What follows belongs to an exercise in optimizing a design on an open flow for small area; a production flow would make more cautious choices.
In this exercise RTL edits were held to simulation tests only and were not proved equivalent to the original.
Not every run is shown, and edits may drop behaviour that the tests do not exercise.
Power figures rest on the tool's default switching activity, not on a simulated workload. No driver is modelled on the clock port, so clocking that relies on it looks cheaper here than on a real chip.

## flow/design.v

```verilog
module top_cxs_pktzr_depktzr_tx(
    input  logic          tx_cxs_clk,       
    input  logic          tx_cxs_rst_n,     
    input  logic          tx_cxs_valid,			 
	input  logic          rx_ready,				 
    input  logic          tx_cxs_last,			 
    input  logic          tx_cxs_activereq,		 
    input  logic          tx_cxs_crdrtn,		 
    input  logic [2:0]    tx_cxs_prcltype,		 
    input  logic [13:0]   tx_cxs_cntl,			 
    input  logic [255:0]  tx_cxs_data,			 
    output logic          tx_cxs_activeack,    	 
    output logic          tx_cxs_crdgnt,       	 
    output logic          tx_cxs_deacthint,    	 
	output logic 		  pkt_send_sts_vld, 	 
    output logic          tx_valid,         	 
    output logic          tx_pkt_vld,       	 
	output logic 		  tx_header_err_vld,	 
	output logic [1:0]    pkt_send_sts,     	 
    output logic [511:0]  tx_pkt_data       	 
);
    logic tx_cxs_activeack_deassert;   	 
	logic data_buf_en;					 
    logic data_buf_valid;    			 
    logic tx_dp;    					 
    logic tx_cp;    					 
	logic tx_header_reg_vld;			 
	logic tx_cxs_activeack_d;			 
	logic tx_header_det;				 
    logic [1:0] cxs_tx_max_pkt_perflit;	 
    logic [1:0] cxs_tx_data_flitwidth;	 
    logic [255:0] tx_header;    		 
	logic [255:0] tx_header_reg;		 
    logic [255:0] data_buf;    			 
parameter MAX_PKT_PERFLIT = 2'b01;    
parameter DATA_FLITWIDTH  = 2'b01;    
always_ff @(posedge tx_cxs_clk or negedge tx_cxs_rst_n) 
  if (!tx_cxs_rst_n)	tx_valid <= 1'b0;
  else 					tx_valid <= tx_cxs_activereq;
  always_ff @(posedge tx_cxs_clk or negedge tx_cxs_rst_n) 
  if (!tx_cxs_rst_n)	tx_cxs_crdgnt <= 1'b0;
  else 					tx_cxs_crdgnt <= tx_cxs_activereq; 
assign tx_cxs_activeack_deassert = (!(tx_cxs_activereq & tx_valid & rx_ready));
always_ff @(posedge tx_cxs_clk or negedge tx_cxs_rst_n)
	if (!tx_cxs_rst_n)									tx_cxs_activeack <= 1'b0;
	else if (tx_cxs_activeack_deassert)					tx_cxs_activeack <= 1'b0;
	else if (tx_cxs_activereq & tx_valid & rx_ready)	tx_cxs_activeack <= 1'b1;
always_ff @(posedge tx_cxs_clk or negedge tx_cxs_rst_n)
	if (!tx_cxs_rst_n)	tx_cxs_deacthint <= 1'b0;
	else				tx_cxs_deacthint <= (tx_cxs_activeack & (!tx_cxs_activereq)); 
always_ff @(posedge tx_cxs_clk or negedge tx_cxs_rst_n)
  if (!tx_cxs_rst_n)	{data_buf_valid,data_buf} <= 257'h0;
  else					{data_buf_valid,data_buf} <= (!data_buf_en)? 257'h0:
                                                     (data_buf_en) ? {tx_cxs_valid,tx_cxs_data[255:0]} : {data_buf_valid,data_buf};	
always_ff @(posedge tx_cxs_clk or negedge tx_cxs_rst_n)
  if (!tx_cxs_rst_n)				data_buf_en <= 1'b0;
  else if ((! tx_cxs_activereq))	data_buf_en <= 1'b0;
  else if (tx_cxs_activeack) 		data_buf_en <= 1'b1;	
always_ff @(posedge tx_cxs_clk or negedge tx_cxs_rst_n)
  if (!tx_cxs_rst_n)	cxs_tx_max_pkt_perflit <= 2'h0;
  else 					cxs_tx_max_pkt_perflit <= (tx_cxs_activeack) ? MAX_PKT_PERFLIT : 2'h0;
always_ff @(posedge tx_cxs_clk or negedge tx_cxs_rst_n)
  if (!tx_cxs_rst_n)	cxs_tx_data_flitwidth <= 2'h0;
  else 					cxs_tx_data_flitwidth <= (tx_cxs_activeack) ? DATA_FLITWIDTH : 2'h0;
assign tx_dp = (^(data_buf[255:0])); 	  
assign tx_cp = (^(tx_header[253:0])); 	 
always_ff @ (posedge tx_cxs_clk or negedge tx_cxs_rst_n) 
    if (!tx_cxs_rst_n)	tx_cxs_activeack_d <= 1'b0;
	else                tx_cxs_activeack_d <= tx_cxs_activeack;
assign tx_header_err_vld = (!tx_cxs_activeack)?1'b0 : 
                           (tx_cxs_activeack_d) ? ((tx_header[253:52]!= 202'h0)	        | 
												   (tx_header[51:49] != tx_cxs_prcltype)|
												   (tx_header[48:47] != 2'h1)		    |
                                                   (tx_header[46:45] != 2'h1)		    |
												   (tx_header[44]	 != tx_cxs_last)	|
												   (tx_header[43:14] != 30'h0)		    |
                                                   (tx_header[13:0]  != tx_cxs_cntl[13:0])): 1'b0; 
assign tx_header_det = (data_buf_en & (! data_buf_valid))? 1'b1:1'b0;
assign tx_header = (tx_header_det | data_buf_en) ? {
  tx_dp,					 
  tx_cp,  					 
  202'h0,           		 
  tx_cxs_prcltype,			 
  cxs_tx_max_pkt_perflit,	 
  cxs_tx_data_flitwidth,	 
  tx_cxs_last,        		 
  30'h0,                  	 
  tx_cxs_cntl             	 
  } : 256'h0;
always_ff @ (posedge tx_cxs_clk or negedge tx_cxs_rst_n)
	if (!tx_cxs_rst_n) 	{tx_header_reg_vld,tx_header_reg} <= 257'h0;
	else              	{tx_header_reg_vld,tx_header_reg} <= (tx_header_det | data_buf_en) ? {1'b1,tx_header[255:0]} :257'h0; 
always_ff @(posedge tx_cxs_clk or negedge tx_cxs_rst_n)
	if (!tx_cxs_rst_n)	{tx_pkt_vld,tx_pkt_data} <= 513'h0;
	else				{tx_pkt_vld,tx_pkt_data} <= (data_buf_valid) ? {1'b1,data_buf[255:0],tx_header_reg[255:0]} : 513'h0;
always_ff @(posedge tx_cxs_clk or negedge tx_cxs_rst_n)
  if (!tx_cxs_rst_n)	pkt_send_sts <= 2'b00;
  else 					pkt_send_sts <= (tx_header_err_vld) ? 2'b10 : (data_buf_valid & (!tx_header_err_vld)) ? 2'b01 : 2'b00;
always_ff @(posedge tx_cxs_clk or negedge tx_cxs_rst_n)
  if (!tx_cxs_rst_n)	pkt_send_sts_vld <= 1'b0;
  else 					pkt_send_sts_vld <= (tx_header_err_vld | data_buf_valid);
endmodule
module cxs_tx_pktzr (
    input  logic          tx_cxs_clk,
    input  logic          tx_cxs_rst_n,
    input  logic          tx_cxs_valid,
    input  logic          rx_ready,
    input  logic          tx_cxs_last,
    input  logic          tx_cxs_activereq,
    input  logic          tx_cxs_crdrtn,
    input  logic [2:0]    tx_cxs_prcltype,
    input  logic [13:0]   tx_cxs_cntl,
    input  logic [255:0]  tx_cxs_data,
    output logic          tx_cxs_activeack,
    output logic          tx_cxs_crdgnt,
    output logic          tx_cxs_deacthint,
    output logic          pkt_send_sts_vld,
    output logic          tx_valid,
    output logic          tx_pkt_vld,
    output logic          tx_header_err_vld,
    output logic [1:0]    pkt_send_sts,
    output logic [255:0]  tx_pkt_payload,
    output logic [21:0]   tx_pkt_header
);
  logic [511:0] tx_pkt_data;
  top_cxs_pktzr_depktzr_tx u_tx (
    .tx_cxs_clk        (tx_cxs_clk),
    .tx_cxs_rst_n      (tx_cxs_rst_n),
    .tx_cxs_valid      (tx_cxs_valid),
    .rx_ready          (rx_ready),
    .tx_cxs_last       (tx_cxs_last),
    .tx_cxs_activereq  (tx_cxs_activereq),
    .tx_cxs_crdrtn     (tx_cxs_crdrtn),
    .tx_cxs_prcltype   (tx_cxs_prcltype),
    .tx_cxs_cntl       (tx_cxs_cntl),
    .tx_cxs_data       (tx_cxs_data),
    .tx_cxs_activeack  (tx_cxs_activeack),
    .tx_cxs_crdgnt     (tx_cxs_crdgnt),
    .tx_cxs_deacthint  (tx_cxs_deacthint),
    .pkt_send_sts_vld  (pkt_send_sts_vld),
    .tx_valid          (tx_valid),
    .tx_pkt_vld        (tx_pkt_vld),
    .tx_header_err_vld (tx_header_err_vld),
    .pkt_send_sts      (pkt_send_sts),
    .tx_pkt_data       (tx_pkt_data)
  );
  assign tx_pkt_payload = tx_pkt_data[511:256];
  assign tx_pkt_header  = {tx_pkt_data[255:254], tx_pkt_data[51:49], tx_pkt_data[47],
                           tx_pkt_data[45], tx_pkt_data[44], tx_pkt_data[13:0]};
endmodule
```

## flow/run.sh

```bash
#!/bin/bash
# synth_recipe.tcl (not shown) runs the flow's synth.tcl, then flattens the netlist and writes it again
# the make line also repeats each setting of config.mk as NAME=value (left out here)
make -C /OpenROAD-flow-scripts/flow DESIGN_CONFIG=/design/flow/config.mk WORK_HOME=/design/flow/orfs CLKGATE_MAP_FILE= SYNTH_SCRIPT=/design/flow/synth_recipe.tcl finish
```

## flow/config.mk

```make
export PLATFORM = sky130hd
export DESIGN_NAME = cxs_tx_pktzr
export DESIGN_NICKNAME = cxs_tx_pktzr
export VERILOG_FILES = /design/flow/design.v
export SDC_FILE = /design/flow/constraint.sdc
export NUM_CORES = 4
export LEC_CHECK = 0
export CAP_MARGIN = 20
export CORE_MARGIN = 2
export CORE_UTILIZATION = 40
export SLEW_MARGIN = 20
```

## flow/constraint.sdc

```tcl
create_clock -name core_clock -period 5.0 [get_ports {tx_cxs_clk}]
set_input_delay 1.0000 -clock core_clock [delete_from_list [all_inputs] [get_ports {tx_cxs_clk}]]
set_output_delay 1.0000 -clock core_clock [all_outputs]
set_load 0.01 [all_outputs]
```

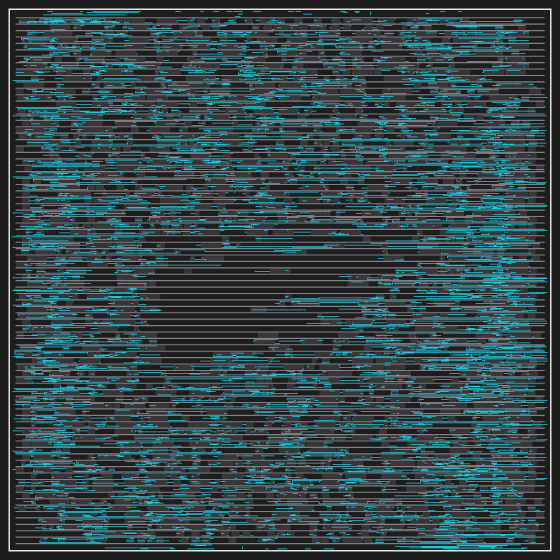
(run_1/m1.png)
Supply wires on this layer in gray. Cells faint in the background.
The longest straight run is 65.8 um. The layer holds 37% of the routed length. The layer carries 19700 um of wire.

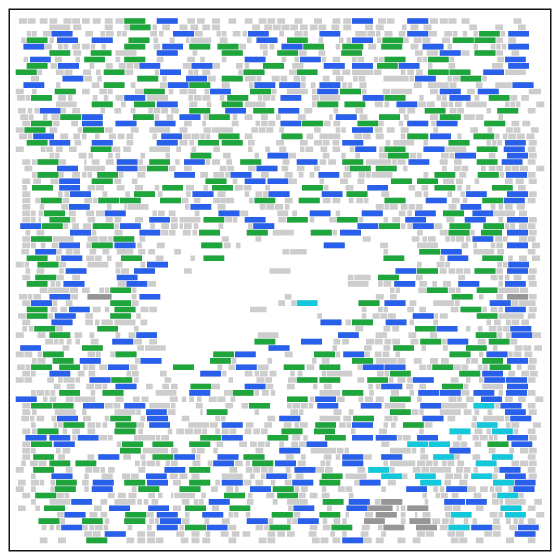
(run_1/ff_map.png)
Other sequential cells in the stronger gray, the rest of the logic in the fainter gray.
Cyan is `u_tx.tx_header_reg`, placed flops 21, where bottom right. Blue is `u_tx.tx_pkt_data`, placed flops 277, where widely spread. Green is `u_tx.data_buf`, placed flops 256, where widely spread.
Another 10 sequential cells are not colored.

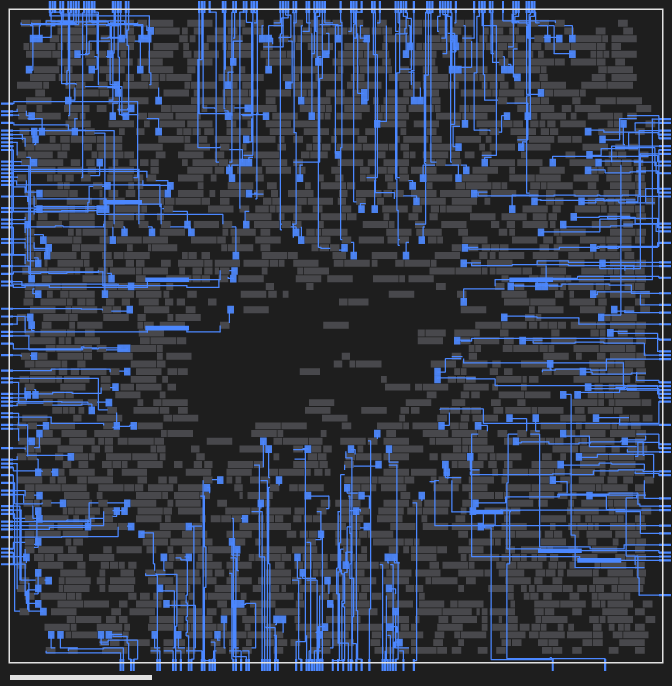
(run_1/port_trees.png)
The bar under the picture is 50 um long.
Blue is `tx_cxs_data`, bits 256, direction input, end cells 256, buffers 256, wire 11600 um.
count of buffers inserted at the top-level ports: 565
number of I/O pins: 567

==> results by group, run 1 <==
Yosys
  – Share of the synthesized area in the top cell type: 69.7%
  – #FFs+latches synth: 564
  – Distinct cells, synth: 14
  – Post-synthesis cell type with the largest combined area: sky130_fd_sc_hd__dfrtp_1
  – Synthesized instance count: 1462
  – Warning count from the yosys run: 1
  – Main area contributors after synthesis: sky130_fd_sc_hd__dfrtp_1, sky130_fd_sc_hd__and2_1, sky130_fd_sc_hd__xnor2_1
  – Synthesized area: 20300 um2

Die
  – Horizontal die dimension: 229 um
  – Placeable core region: 50100 um2
  – Die Outline Area: 52500 um2
  – Cell row count: 82

Timing
  – Fin. max-slew vios: 0
  – Final Hold Viols: 0
  – Transition time at the pin with the least slew margin: 0.905 ns
  – Post-Route Setup TNS: 0 ns
  – Slew headroom: 39.6%
  – Crit share post-route: 69.9%

Placed design
  – Global placer's final weighted congestion: 0.806

Setup path
  – Worst Path Max Fanout: 101
  – Launching element type of the critical path: flip-flop
  – Data required, critical path: 4.00 ns
  – Arrival time at the worst endpoint: 2.49 ns
  – Class of the most critical setup path: reg -> out
  – Stage delay of the slowest cell on the critical path: 0.81 ns
  – Cells along the critical path: or2_2 -> inv_1 -> clkdlybuf4s50_1
  – Crit Reg-Reg Endpoint: u_tx.tx_header_reg[255]

Clock tree
  – Maximum buffer depth of the clock tree: 3
  – Hold-fix buffers, CTS: 0
  – Clock transition at path regs: 0.06 ns
  – Root buffer cell: sky130_fd_sc_hd__clkbuf_16

Drt
  – Via Count: 12000
  – Vias per cell: 4.34
  – DRC errors left: 0
  – DRC marker count from the first detailed-route iteration: 502

Layout
  – Share of post-route cells with drive strength above 1: 5.76%
  – Area of all placed cells without fillers: 28800 um2

Pwr
  – Worst vdd ir: 0.000230 V

GRT
  – Via count of the first global-routing pass: 13100
  – Total GRT Usage: 20.3%

Hold path
  – Class of the tightest hold or removal check: in -> async

Run status
  – Outcome: no timing/DRC/antenna violations
-- run 1: synth_stat cells --
cell,n
sky130_fd_sc_hd__nand2_1,1
sky130_fd_sc_hd__nor2b_1,1
sky130_fd_sc_hd__dfrtp_1,564
sky130_fd_sc_hd__nand2b_1,1
sky130_fd_sc_hd__or2_2,1
sky130_fd_sc_hd__and2_2,1
sky130_fd_sc_hd__xnor2_1,238
sky130_fd_sc_hd__inv_1,1
sky130_fd_sc_hd__and3_1,1
sky130_fd_sc_hd__buf_4,2
sky130_fd_sc_hd__xor2_1,34
sky130_fd_sc_hd__o21a_1,1
sky130_fd_sc_hd__clkbuf_1,61
sky130_fd_sc_hd__and2_1,555
-- run 1: cell usage in the layout (no fill, tap or decap) --
cell type | synthesis | final
sky130_fd_sc_hd__bufinv_16 | 0 | 8
sky130_fd_sc_hd__buf_12 | 0 | 6
sky130_fd_sc_hd__inv_6 | 0 | 2
sky130_fd_sc_hd__inv_1 | 1 | 1
sky130_fd_sc_hd__clkinv_2 | 0 | 14
sky130_fd_sc_hd__clkbuf_16 | 0 | 61
sky130_fd_sc_hd__clkdlybuf4s50_1 | 0 | 564
sky130_fd_sc_hd__nand2_1 | 1 | 1
sky130_fd_sc_hd__nor2b_1 | 1 | 1
sky130_fd_sc_hd__diode_2 | 0 | 11
sky130_fd_sc_hd__xnor2_1 | 238 | 238
sky130_fd_sc_hd__dfrtp_1 | 564 | 562
sky130_fd_sc_hd__nand2b_1 | 1 | 1
sky130_fd_sc_hd__buf_8 | 0 | 1
sky130_fd_sc_hd__and2_1 | 555 | 555
sky130_fd_sc_hd__and3_1 | 1 | 1
sky130_fd_sc_hd__xor2_1 | 34 | 34
sky130_fd_sc_hd__buf_4 | 2 | 6
sky130_fd_sc_hd__clkinvlp_4 | 0 | 3
sky130_fd_sc_hd__dfrtp_4 | 0 | 2
sky130_fd_sc_hd__or2_2 | 1 | 1
sky130_fd_sc_hd__clkbuf_1 | 61 | 5
sky130_fd_sc_hd__and2_2 | 1 | 1
sky130_fd_sc_hd__o21a_1 | 1 | 1
sky130_fd_sc_hd__clkbuf_8 | 0 | 15
-- run 1: metal layers --
metal  GRT usage (%)  up-vias  part of all wire, %
met1            23.2     5951                   37
met2            34.3      370                   50
met5               0        -                 0.17
met3            8.72      101                  9.8
met4            7.16       14                  2.8
li1                -     5585                    -
-- run 1: how the worst max path moves through the flow --
stage / from / endpoint / slack, ns / cells past startpoint
detailed placement: u_tx.data_buf_en / tx_header_err_vld / 2.10 / 3
floorplan: tx_cxs_cntl[4] / u_tx.tx_header_reg[254] / 3.05 / 6
finish: u_tx.data_buf_en / tx_header_err_vld / 1.51 / 3
CTS: u_tx.data_buf_en / tx_header_err_vld / 1.42 / 3
global placement: u_tx.data_buf_en / tx_header_err_vld / 2.12 / 3
global route: u_tx.data_buf_en / tx_header_err_vld / 1.37 / 3
-- run 1: worst max-delay path: cells and delay by family, from the launching register on --
family	cells	cell delay (ns)
simple gates	1	0.45
buf+inv	2	0.62
flops	1	0.81
-- run 1: power by group --
group	leakage [uW]	internal [uW]	switching [uW]	total (uW)
sequential	0.00781	4650	59.3	4710
combinational	0.00447	583	463	1050
clock	0.00104	2850	1790	4640
-- run 1: layout make-up --
type	count	area, um2
fill	4227	21200
sequential	564	14100
multi-input combinational	834	5900
timing repair buffer	577	5830
clock buffer	81	1750
tap	672	841
clock inverter	27	350
antenna	11	27.5
inverter	1	3.75
-- run 1: per-stage QoR --
step | util (%) | hold slack (ns) | setup WS, ns | power, uW | instances
after CTS | 57.5 | 0.367 | 1.42 | 10600 | 2755
after floorplan | - | 0.434 | 3.05 | 5370 | 1462
after global placement | 53.3 | 0.435 | 2.12 | 5860 | 2647
after global routing | 57.5 | 0.388 | 1.37 | 10800 | 2764
final | 57.6 | 0.362 | 1.51 | 10400 | 2767
after detailed placement | 53.3 | 0.439 | 2.10 | 5870 | 2647
-- run 1: cells by family (layout without fill, tap and decap cells) --
| family | after synthesis | in the layout | share of synthesized area [%] |
|---|---|---|---|
| flops | 564 | 564 | 69.7 |
| buf+inv | 64 | 686 | 1.22 |
| simple gates | 561 | 561 | 17.3 |
| xor+xnor | 272 | 272 | 11.8 |
| compound gates | 1 | 1 | 0.0371 |
| other cells | 0 | 11 | 0 |
==> run_1/clock_nets.png <==
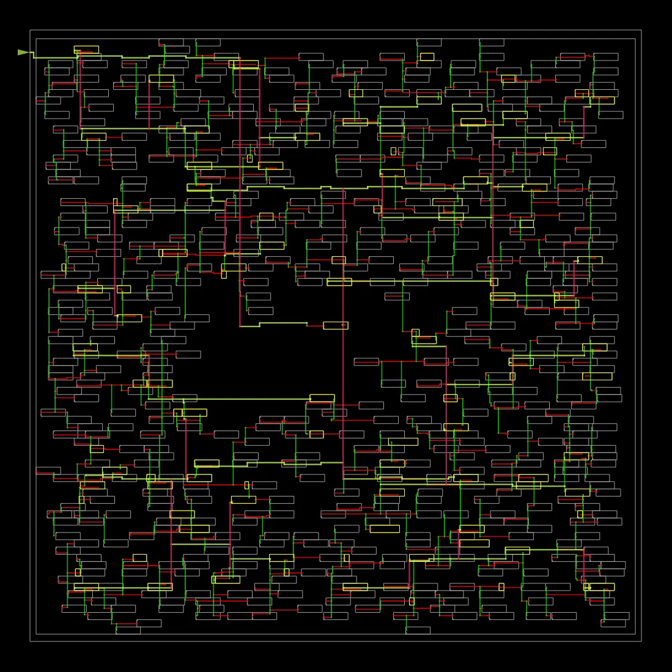

==> run 2: changes to the inputs <==
==> flow/design.v (replaced) <==
module top_cxs_pktzr_depktzr_tx(
    input  logic          tx_cxs_clk,
    input  logic          tx_cxs_rst_n,
    input  logic          tx_cxs_valid,
    input  logic          rx_ready,
    input  logic          tx_cxs_last,
    input  logic          tx_cxs_activereq,
    input  logic          tx_cxs_crdrtn,
    input  logic [2:0]    tx_cxs_prcltype,
    input  logic [13:0]   tx_cxs_cntl,
    input  logic [255:0]  tx_cxs_data,
    output logic          tx_cxs_activeack,
    output logic          tx_cxs_crdgnt,
    output logic          tx_cxs_deacthint,
    output logic          pkt_send_sts_vld,
    output logic          tx_valid,
    output logic          tx_pkt_vld,
    output logic          tx_header_err_vld,
    output logic [1:0]    pkt_send_sts,
    output logic [511:0]  tx_pkt_data
);
    logic req_d;             
    logic ack;               
    logic deact;             
    logic buf_en;            
    logic buf_vld;           
    logic pkt_vld;           
    logic [255:0] data_1, data_2;
    logic [17:0]  fld_1, fld_2;      
    logic         ack_1, ack_2, ack_3;
    logic         dp_1, dp_2, dp_3;
    always_ff @(posedge tx_cxs_clk or negedge tx_cxs_rst_n)
      if (!tx_cxs_rst_n) begin
        req_d   <= 1'b0;
        ack     <= 1'b0;
        deact   <= 1'b0;
        buf_en  <= 1'b0;
        buf_vld <= 1'b0;
        pkt_vld <= 1'b0;
      end else begin
        req_d   <= tx_cxs_activereq;
        ack     <= tx_cxs_activereq & req_d & rx_ready;
        deact   <= ack & ~tx_cxs_activereq;
        buf_en  <= tx_cxs_activereq & (ack | buf_en);
        buf_vld <= buf_en & tx_cxs_valid;
        pkt_vld <= buf_vld;
      end
    always_ff @(posedge tx_cxs_clk) begin
      data_1 <= tx_cxs_data;
      data_2 <= data_1;
      fld_1  <= {tx_cxs_prcltype, tx_cxs_last, tx_cxs_cntl};
      fld_2  <= fld_1;
      ack_1  <= ack;
      ack_2  <= ack_1;
      ack_3  <= ack_2;
      dp_1   <= buf_en & (^tx_cxs_data);
      dp_2   <= dp_1;
      dp_3   <= dp_2;
    end
    assign tx_valid          = req_d;
    assign tx_cxs_crdgnt     = req_d;
    assign tx_cxs_activeack  = ack;
    assign tx_cxs_deacthint  = deact;
    assign tx_pkt_vld        = pkt_vld;
    assign pkt_send_sts_vld  = pkt_vld;
    assign pkt_send_sts      = {1'b0, pkt_vld};
    assign tx_header_err_vld = 1'b0;
    assign tx_pkt_data = {data_2,
                          dp_3,
                          ^fld_2,
                          202'h0,
                          fld_2[17:15],
                          1'b0, ack_3,
                          1'b0, ack_3,
                          fld_2[14],
                          30'h0,
                          fld_2[13:0]};
endmodule
module cxs_tx_pktzr (
    input  logic          tx_cxs_clk,
    input  logic          tx_cxs_rst_n,
    input  logic          tx_cxs_valid,
    input  logic          rx_ready,
    input  logic          tx_cxs_last,
    input  logic          tx_cxs_activereq,
    input  logic          tx_cxs_crdrtn,
    input  logic [2:0]    tx_cxs_prcltype,
    input  logic [13:0]   tx_cxs_cntl,
    input  logic [255:0]  tx_cxs_data,
    output logic          tx_cxs_activeack,
    output logic          tx_cxs_crdgnt,
    output logic          tx_cxs_deacthint,
    output logic          pkt_send_sts_vld,
    output logic          tx_valid,
    output logic          tx_pkt_vld,
    output logic          tx_header_err_vld,
    output logic [1:0]    pkt_send_sts,
    output logic [255:0]  tx_pkt_payload,
    output logic [21:0]   tx_pkt_header
);
  logic [511:0] tx_pkt_data;
  top_cxs_pktzr_depktzr_tx u_tx (
    .tx_cxs_clk        (tx_cxs_clk),
    .tx_cxs_rst_n      (tx_cxs_rst_n),
    .tx_cxs_valid      (tx_cxs_valid),
    .rx_ready          (rx_ready),
    .tx_cxs_last       (tx_cxs_last),
    .tx_cxs_activereq  (tx_cxs_activereq),
    .tx_cxs_crdrtn     (tx_cxs_crdrtn),
    .tx_cxs_prcltype   (tx_cxs_prcltype),
    .tx_cxs_cntl       (tx_cxs_cntl),
    .tx_cxs_data       (tx_cxs_data),
    .tx_cxs_activeack  (tx_cxs_activeack),
    .tx_cxs_crdgnt     (tx_cxs_crdgnt),
    .tx_cxs_deacthint  (tx_cxs_deacthint),
    .pkt_send_sts_vld  (pkt_send_sts_vld),
    .tx_valid          (tx_valid),
    .tx_pkt_vld        (tx_pkt_vld),
    .tx_header_err_vld (tx_header_err_vld),
    .pkt_send_sts      (pkt_send_sts),
    .tx_pkt_data       (tx_pkt_data)
  );
  assign tx_pkt_payload = tx_pkt_data[511:256];
  assign tx_pkt_header  = {tx_pkt_data[255:254], tx_pkt_data[51:49], tx_pkt_data[47],
                           tx_pkt_data[45], tx_pkt_data[44], tx_pkt_data[13:0]};
endmodule
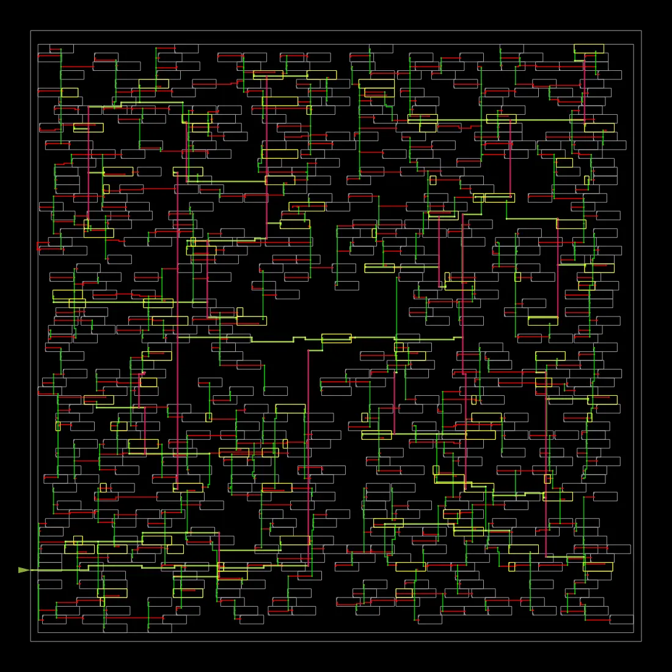
(run_2/clock_nets.png)
clk_buf instances: 79
number of flip-flops and latches: 560
clock distribution power: 4070 uW
number of clock sinks seen by CTS: 560
number of CTS-inserted buffers: 53

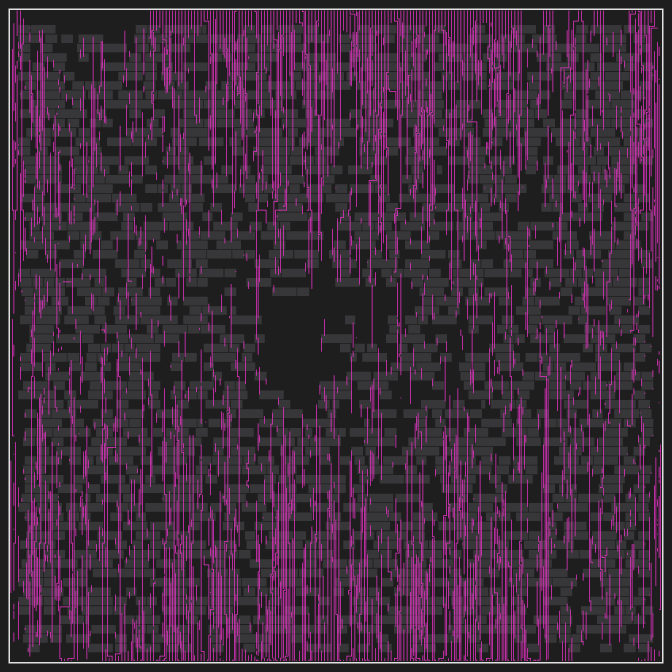
(run_2/m2.png)
Cells faint in the background.
1520 nets have wire on it. The layer holds 53% of the routed length.

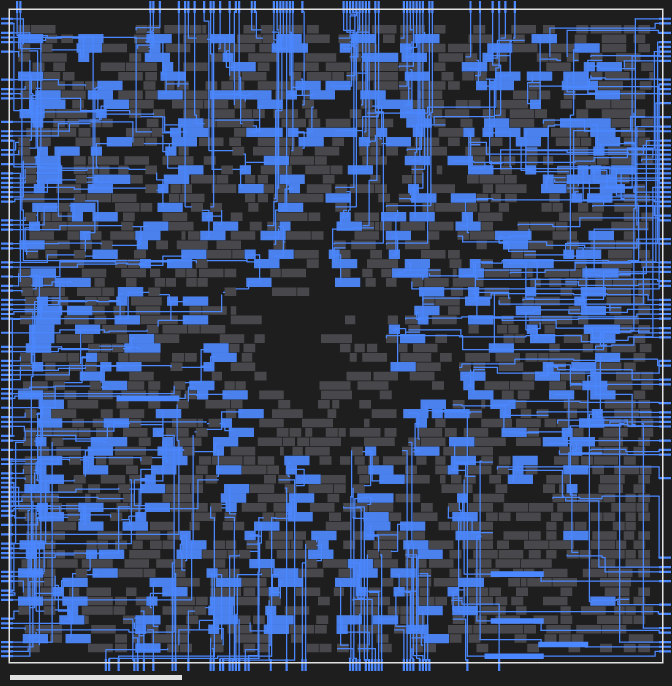
(run_2/port_trees.png)
The bar under the picture is 50 um long.
Blue is `tx_cxs_data`, bits 256, direction input, end cells 384, buffers 256, wire 13100 um.

==> results by group, run 2 <==
Yosys
  – Share of the synthesized area in the top cell type: 80.8% (was 69.7%)
  – Commonest cells post-synth: sky130_fd_sc_hd__dfxtp_1, sky130_fd_sc_hd__xnor2_1, sky130_fd_sc_hd__xor2_1 (was sky130_fd_sc_hd__dfrtp_1, sky130_fd_sc_hd__and2_1, sky130_fd_sc_hd__xnor2_1)
  – #FFs+latches synth: 560 (was 564)
  – Synthesized instance count: 846 (was 1462)
  – Post-synthesis cell type with the largest combined area: sky130_fd_sc_hd__dfxtp_1 (was sky130_fd_sc_hd__dfrtp_1)
  – Count leader, synth: sky130_fd_sc_hd__dfxtp_1 (was sky130_fd_sc_hd__dfrtp_1)
  – Warning count from the yosys run: 1 (unchanged)
  – Distinct cells, synth: 10 (was 14)

Pwr
  – Worst vdd ir: 0.000363 V (was 0.000230 V)
  – Design Power: 10400 uW (about the same)

Clock tree
  – Clock transition at path regs: 0.06 ns (about the same)

Layout
  – Reg area: 11200 um2 (was 14100 um2)
  – Share of post-route cells with drive strength above 1: 5.80% (was 5.76%)
  – Commonest non-fill, non-tap cell in the layout: sky130_fd_sc_hd__clkdlybuf4s50_1 (unchanged)
  – Non-filler instance count after layout: 1954 (was 2767)
  – Most frequent cells in the layout: sky130_fd_sc_hd__clkdlybuf4s50_1, sky130_fd_sc_hd__dfxtp_1, sky130_fd_sc_hd__xnor2_1 (was sky130_fd_sc_hd__clkdlybuf4s50_1, sky130_fd_sc_hd__dfrtp_1, sky130_fd_sc_hd__and2_1)

Timing
  – Hold Worst Slack: 0.318 ns (was 0.362 ns)
  – Fin. max-slew vios: 0 (unchanged)
  – Crit share post-route: 65.8% (was 69.9%)

Die
  – Number of I/O pins: 567 (unchanged)
  – Placeable core region: 33600 um2 (was 50100 um2)
  – Cell row count: 67 (was 82)

Setup path
  – Worst Path Max Fanout: 2 (was 101)
  – CP bufs+invs: 1 (was 2)
  – Cells along the critical path: xor2_1 -> xnor2_1 -> xnor2_1 -> xnor2_1 -> xnor2_1 -> clkdlybuf4s50_1 (was or2_2 -> inv_1 -> clkdlybuf4s50_1)
  – Launching element type of the critical path: flip-flop (unchanged)

GRT
  – Total GRT Usage: 20.1% (was 20.3%)

Drt
  – Length of routed wiring on met1: 11300 um (was 19700 um)
  – Via Count: 7766 (was 12000)
  – DR WL met3: 4620 um (was 5160 um)
  – Uppermost metal layer occupied by signal nets: met5 (unchanged)
  – DRC errors left: 0 (unchanged)

Run status
  – Outcome: no timing/DRC/antenna violations (unchanged)
==> run 2: cell types whose count changed after synthesis, sizes merged, moves of 6 or more <==
cell,delta
and2,-554
buf,+6
clkbuf,-61
dfrtp,-558
dfxtp,+554
==> run 2: cells by family (layout without fill, tap and decap cells) <==
kind of cell,count (synthesis),count (layout),share of synthesized area [%]
buf+inv,8,661,0.438
flops,560,560,81.9
simple gates,4,4,0.182
other cells,1,8,0.0273
xor+xnor,272,272,17.4
compound gates,1,1,0.0547
==> run 2: routing by layer <==
metal,vias up,track usage (%)
met5,-,0
met4,10,8.98
met3,85,11.1
met2,372,37.4
met1,3461,17.5
li1,3838,-
==> run 2: cell type report <==
cell class                 instances  area share, %
clock buffer                      79           7.36
multi-input combinational        279           11.2
sequential                       560           51.8
antenna                            6         0.0692
clock inverter                    19           1.06
tap                              448           2.58
timing repair buffer             563           26.0
==> run 2: path summary, 6_finish.rpt <==
kind / from / end / slack, ns / cells after the start
setup / recovery: u_tx.fld_2[16] / tx_pkt_header[20] / 1.71 / 6
hold / removal: u_tx.data_1[32] / u_tx.data_2[32] / 0.32 / 0
setup reg to reg: u_tx.req_d / u_tx.ack / 4.28 / 1
hold reg to reg: u_tx.data_1[32] / u_tx.data_2[32] / 0.32 / 0
max in group asynchronous: tx_cxs_rst_n / u_tx.deact / 4.12 / 1
min in group asynchronous: tx_cxs_rst_n / u_tx.ack / 0.67 / 1
==> run 2: per-stage QoR <==
stage | area [um2] | setup WS, ns
finish | 21700 | 1.71
global route | 21700 | 1.54
CTS | 21700 | 1.64
detailed placement | 19900 | 1.72
global placement | 19900 | 1.73
floorplan | 13700 | 2.60
==> run 2: power by group <==
part	switching [uW]	leakage, uW	internal [uW]
clock network	1610	0.000903	2460
logic	655	0.00286	937
registers	57.0	0.00475	4700
==> run_2/m1.png <==
Supply wires on this layer in gray. Cells faint in the background.
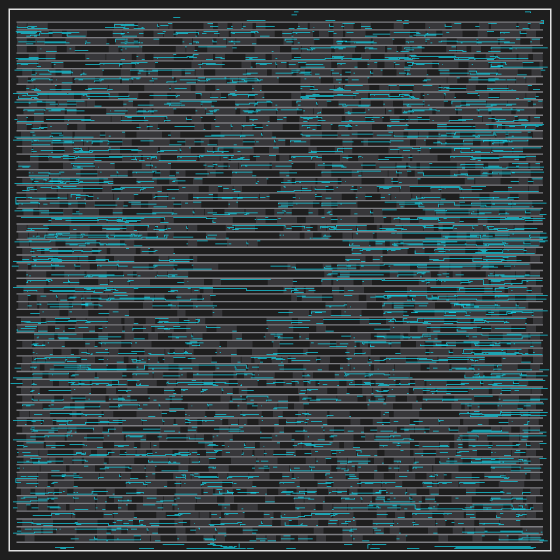

==> run 3: changes to the inputs <==
==> flow/flow/run.sh (new file) <==
#!/bin/bash
# The standard layout (standard.sh: standard synthesis, ORFS place/CTS/route),
# with the port buffers made from the smallest buffer cell instead of the default choice.
set -euo pipefail
export BUFFER_PORTS_ARGS="-buffer_cell sky130_fd_sc_hd__buf_1"
bash standard.sh finish > standard_flow.log 2>&1
==> flow/standard.sh (new file) <==
#!/bin/bash
# synth_recipe.tcl (not shown) runs the flow's synth.tcl, then flattens the netlist and writes it again
# the make line also repeats each setting of config.mk as NAME=value (left out here)
make -C /OpenROAD-flow-scripts/flow DESIGN_CONFIG=/design/flow/config.mk WORK_HOME=/design/flow/orfs CLKGATE_MAP_FILE= SYNTH_SCRIPT=/design/flow/synth_recipe.tcl "${@:-finish}"
--- a/flow/config.mk
+++ b/flow/config.mk
@@ -8,4 +8,7 @@
 export CAP_MARGIN = 20
 export CORE_MARGIN = 2
 export CORE_UTILIZATION = 40
+export CTS_BUF_LIST = sky130_fd_sc_hd__clkbuf_16
+export CTS_CLUSTER_DIAMETER = 100
+export CTS_CLUSTER_SIZE = 35
 export SLEW_MARGIN = 20
removed: flow/run.sh
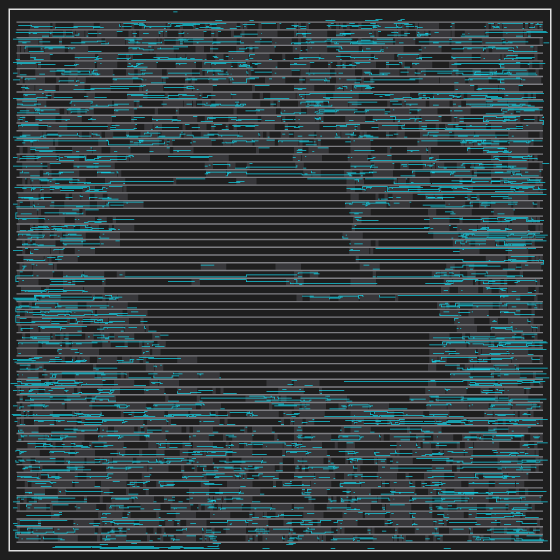
(run_3/m1.png)
Supply wires on this layer in gray. Cells faint in the background.
The layer carries 10700 um of wire. The wires run mostly horizontal. The layer holds 35% of the routed length. The longest straight run is 52.9 um.
sum of routed wire length over all layers: 31000 um
GR Layer Usage met1: 16.1%

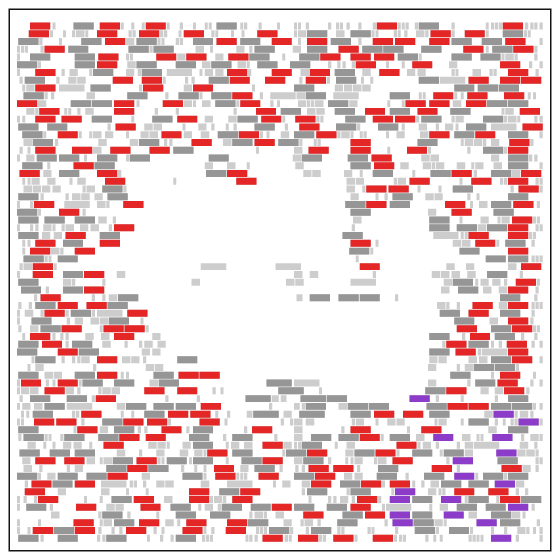
(run_3/ff_map.png)
Other sequential cells in the stronger gray, the rest of the logic in the fainter gray.
Red is `u_tx.data_2`, placed flops 256, where widely spread. Purple is `u_tx.fld_1`, placed flops 18, where bottom right.
Reg area: 11200 um2
final core occ: 50.0%
Seq area share: 66.8%
power of the sequential group: 4760 uW

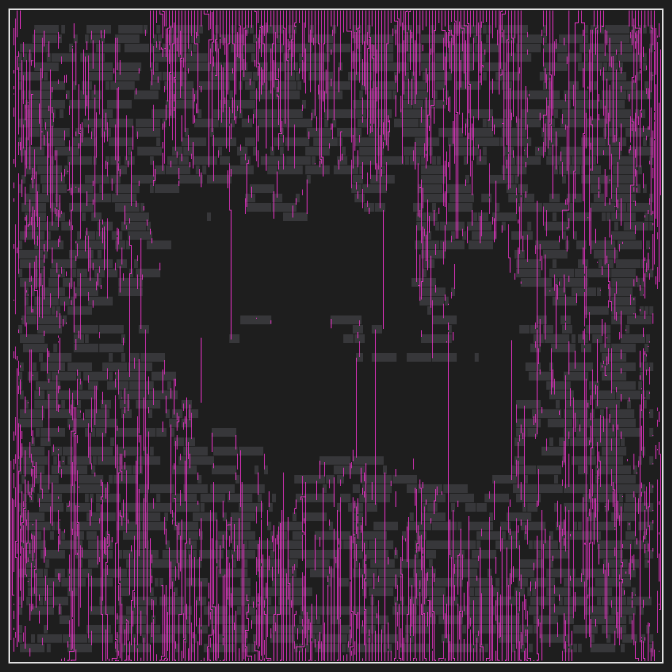
(run_3/m2.png)
Cells faint in the background.
The wires run mostly vertical. The longest straight run is 95.4 um. 1492 nets have wire on it. The layer holds 52% of the routed length.
fraction of met2 tracks used by global routing: 31.3%
Via Count: 7422

==> results by group, run 3 <==
Setup path
  – Reg2Reg Depth: 1 (unchanged)
  – Arrival time at the worst endpoint: 1.89 ns (was 2.29 ns)
  – Class of the most critical setup path: reg -> out (unchanged)
  – Launching element type of the critical path: flip-flop (unchanged)
  – R2R setup slack: 4.29 ns (was 4.28 ns)
  – Data required, critical path: 4.00 ns (about the same)
  – Worst Path Max Fanout: 2 (unchanged)

Pwr
  – Worst vdd ir: 0.000285 V (was 0.000363 V)

Clock tree
  – Number of clock sinks seen by CTS: 560 (unchanged)
  – Root buffer cell: sky130_fd_sc_hd__clkbuf_16 (unchanged)
  – Hold-fix buffers, CTS: 0 (unchanged)
  – Maximum buffer depth of the clock tree: 3 (unchanged)
  – Clock transition at path regs: 0.12 ns (was 0.06 ns)
  – Number of CTS-inserted buffers: 19 (was 53)

Yosys
  – Synthesized area: 13700 um2 (unchanged)
  – Warning count from the yosys run: 1 (unchanged)
  – Distinct cells, synth: 10 (unchanged)
  – #FFs+latches synth: 560 (unchanged)
  – Share of synthesized cell area in full adder, half adder and majority cells: 0% (unchanged)
  – Synthesized-area fraction occupied by xor and xnor cells: 17.4% (unchanged)
  – Number of flops mapped to enable cells by yosys: 0 (unchanged)
  – Main combinational cell family by area after synthesis: XOR/XNOR gates (unchanged)
  – Predominant post-synthesis flop cell: sky130_fd_sc_hd__dfxtp_1 (unchanged)
  – Share of the synthesized area in the top cell type: 80.8% (unchanged)
  – Main area contributors after synthesis: sky130_fd_sc_hd__dfxtp_1, sky130_fd_sc_hd__xnor2_1, sky130_fd_sc_hd__xor2_1 (unchanged)
  – Post-synthesis cell type with the largest combined area: sky130_fd_sc_hd__dfxtp_1 (unchanged)
  – Synthesized instance count: 846 (unchanged)
  – Post-synthesis compound-gate area fraction: 0.0547% (unchanged)
  – Count leader, synth: sky130_fd_sc_hd__dfxtp_1 (unchanged)

Drt
  – Vias per cell: 3.97 (about the same)
  – DRC marker count from the first detailed-route iteration: 149 (was 172)
  – DRC errors left: 0 (unchanged)

Timing
  – Post-Route Setup TNS: 0 ns (unchanged)
  – Final Hold Viols: 0 (unchanged)
  – Fin. max-slew vios: 0 (unchanged)
  – Setup slack of the critical path after layout: 2.11 ns (was 1.71 ns)
  – Crit share post-route: 57.9% (was 65.8%)

Die
  – Horizontal die dimension: 189 um (unchanged)
  – Cell row count: 67 (unchanged)
  – Die Outline Area: 35800 um2 (unchanged)
  – Number of I/O pins: 567 (unchanged)
  – Placeable core region: 33600 um2 (unchanged)

Layout
  – Antenna Diode Count: 0 (was 6)
  – Share of post-route cells with drive strength above 1: 1.34% (was 5.80%)

Placed design
  – Count of buffers inserted at the top-level ports: 563 (unchanged)
  – Minimum setup slack after placement: 2.07 ns (was 1.72 ns)

Hold path
  – Class of the tightest hold or removal check: in -> async (was reg -> reg)

Run status
  – Outcome: no timing/DRC/antenna violations (unchanged)

GRT
  – Total GRT Usage: 16.4% (was 20.1%)
## run 3: cell counts after synthesis
No cell type changed its count.
## run 3: path summary, 6_finish.rpt
path / endpoint / startpoint
max: tx_pkt_header[20] / u_tx.fld_2[6]
min: u_tx.ack / tx_cxs_rst_n
max reg2reg: u_tx.ack / u_tx.req_d
min reg2reg: u_tx.data_2[82] / u_tx.data_1[82]
max in group asynchronous: u_tx.buf_vld / tx_cxs_rst_n
min in group core_clock: u_tx.data_2[82] / u_tx.data_1[82]
## run 3: worst max-delay path: stages (launching register included)
cell	delay, ns
sky130_fd_sc_hd__dfxtp_1	0.33
sky130_fd_sc_hd__xor2_1	0.17
sky130_fd_sc_hd__xnor2_1	0.23
sky130_fd_sc_hd__xnor2_1	0.18
sky130_fd_sc_hd__xnor2_1	0.16
sky130_fd_sc_hd__xnor2_1	0.13
sky130_fd_sc_hd__buf_1	0.16
## run 3: cells by family after synthesis
group | after synthesis
buffers and inverters | 8
XOR/XNOR | 272
flip-flops | 560
other | 1
AND/OR/NAND/NOR | 4
AO/OA/AOI/OAI | 1
## run 3: final cells by class
class	count	area, um2
Sequential cell	560	11200
Fill cell	3057	16800
Tap cell	448	561
Clock inverter	2	7.51
Multi-Input combinational cell	279	2420
Timing Repair Buffer	563	2110
Clock buffer	19	475
## run 3: metal layers
metal / track usage, % / up-vias / share of wire [%]
met5: 0 / - / 0
met4: 5.41 / 0 / 3.4
met3: 6.17 / 44 / 9.7
met2: 31.3 / 321 / 52
met1: 16.1 / 3360 / 35
li1: - / 3697 / -
## run 3: power breakdown
group | leakage, uW | switching [uW] | internal (uW)
clock | 0.000245 | 1200 | 697
combinational | 0.00132 | 649 | 637
sequential | 0.00475 | 60.5 | 4700
total | 0.00632 | 1910 | 6040
## run 3: through the flow
step                      instance area (um2)  power [uW]  std cells
after global placement                  16300        6180       1850
after CTS                               16800        8090       1871
final                                   16800        7950       1871
after floorplan                         13700        5770        847
after detailed placement                16300        6200       1850
after global routing                    16800        8320       1871

## what the ideal ports hide
In the flow no input, the clock included, has a driving cell. The finished layouts below were timed again as built, in two steps. Step 1 sets driving cells, clkbuf_16 on the clock port and buf_2 on the other inputs (assumed; they add their load-dependent delay and slew). Step 2 moves the port delays by t, midway between the first and last clock arrival at a register: inputs arrive t later, outputs are due t later. That takes back most of the time a late clock gives input paths. a / b / c = ideal / step 1 / step 2; a / b = the first two.
run | t (ns) | setup WS [ns] | latest minus earliest clock arrival (ns) | worst register clock-pin slew, ns
run 1 | 0.653 | 1.506 / 1.450 / 2.103 | 0.026 / 0.025 | 0.06 / 0.06
run 2 | 0.621 | 1.709 / 1.659 / 1.748 | 0.017 / 0.017 | 0.06 / 0.06
run 3 | 0.581 | 2.105 / 2.056 / 2.086 | 0.026 / 0.027 | 0.12 / 0.12
After both steps every run listed still meets setup and hold. For run 3, which loses most, drivers alone change the setup slack by -0.049 ns; drivers and shift together by -0.019 ns.
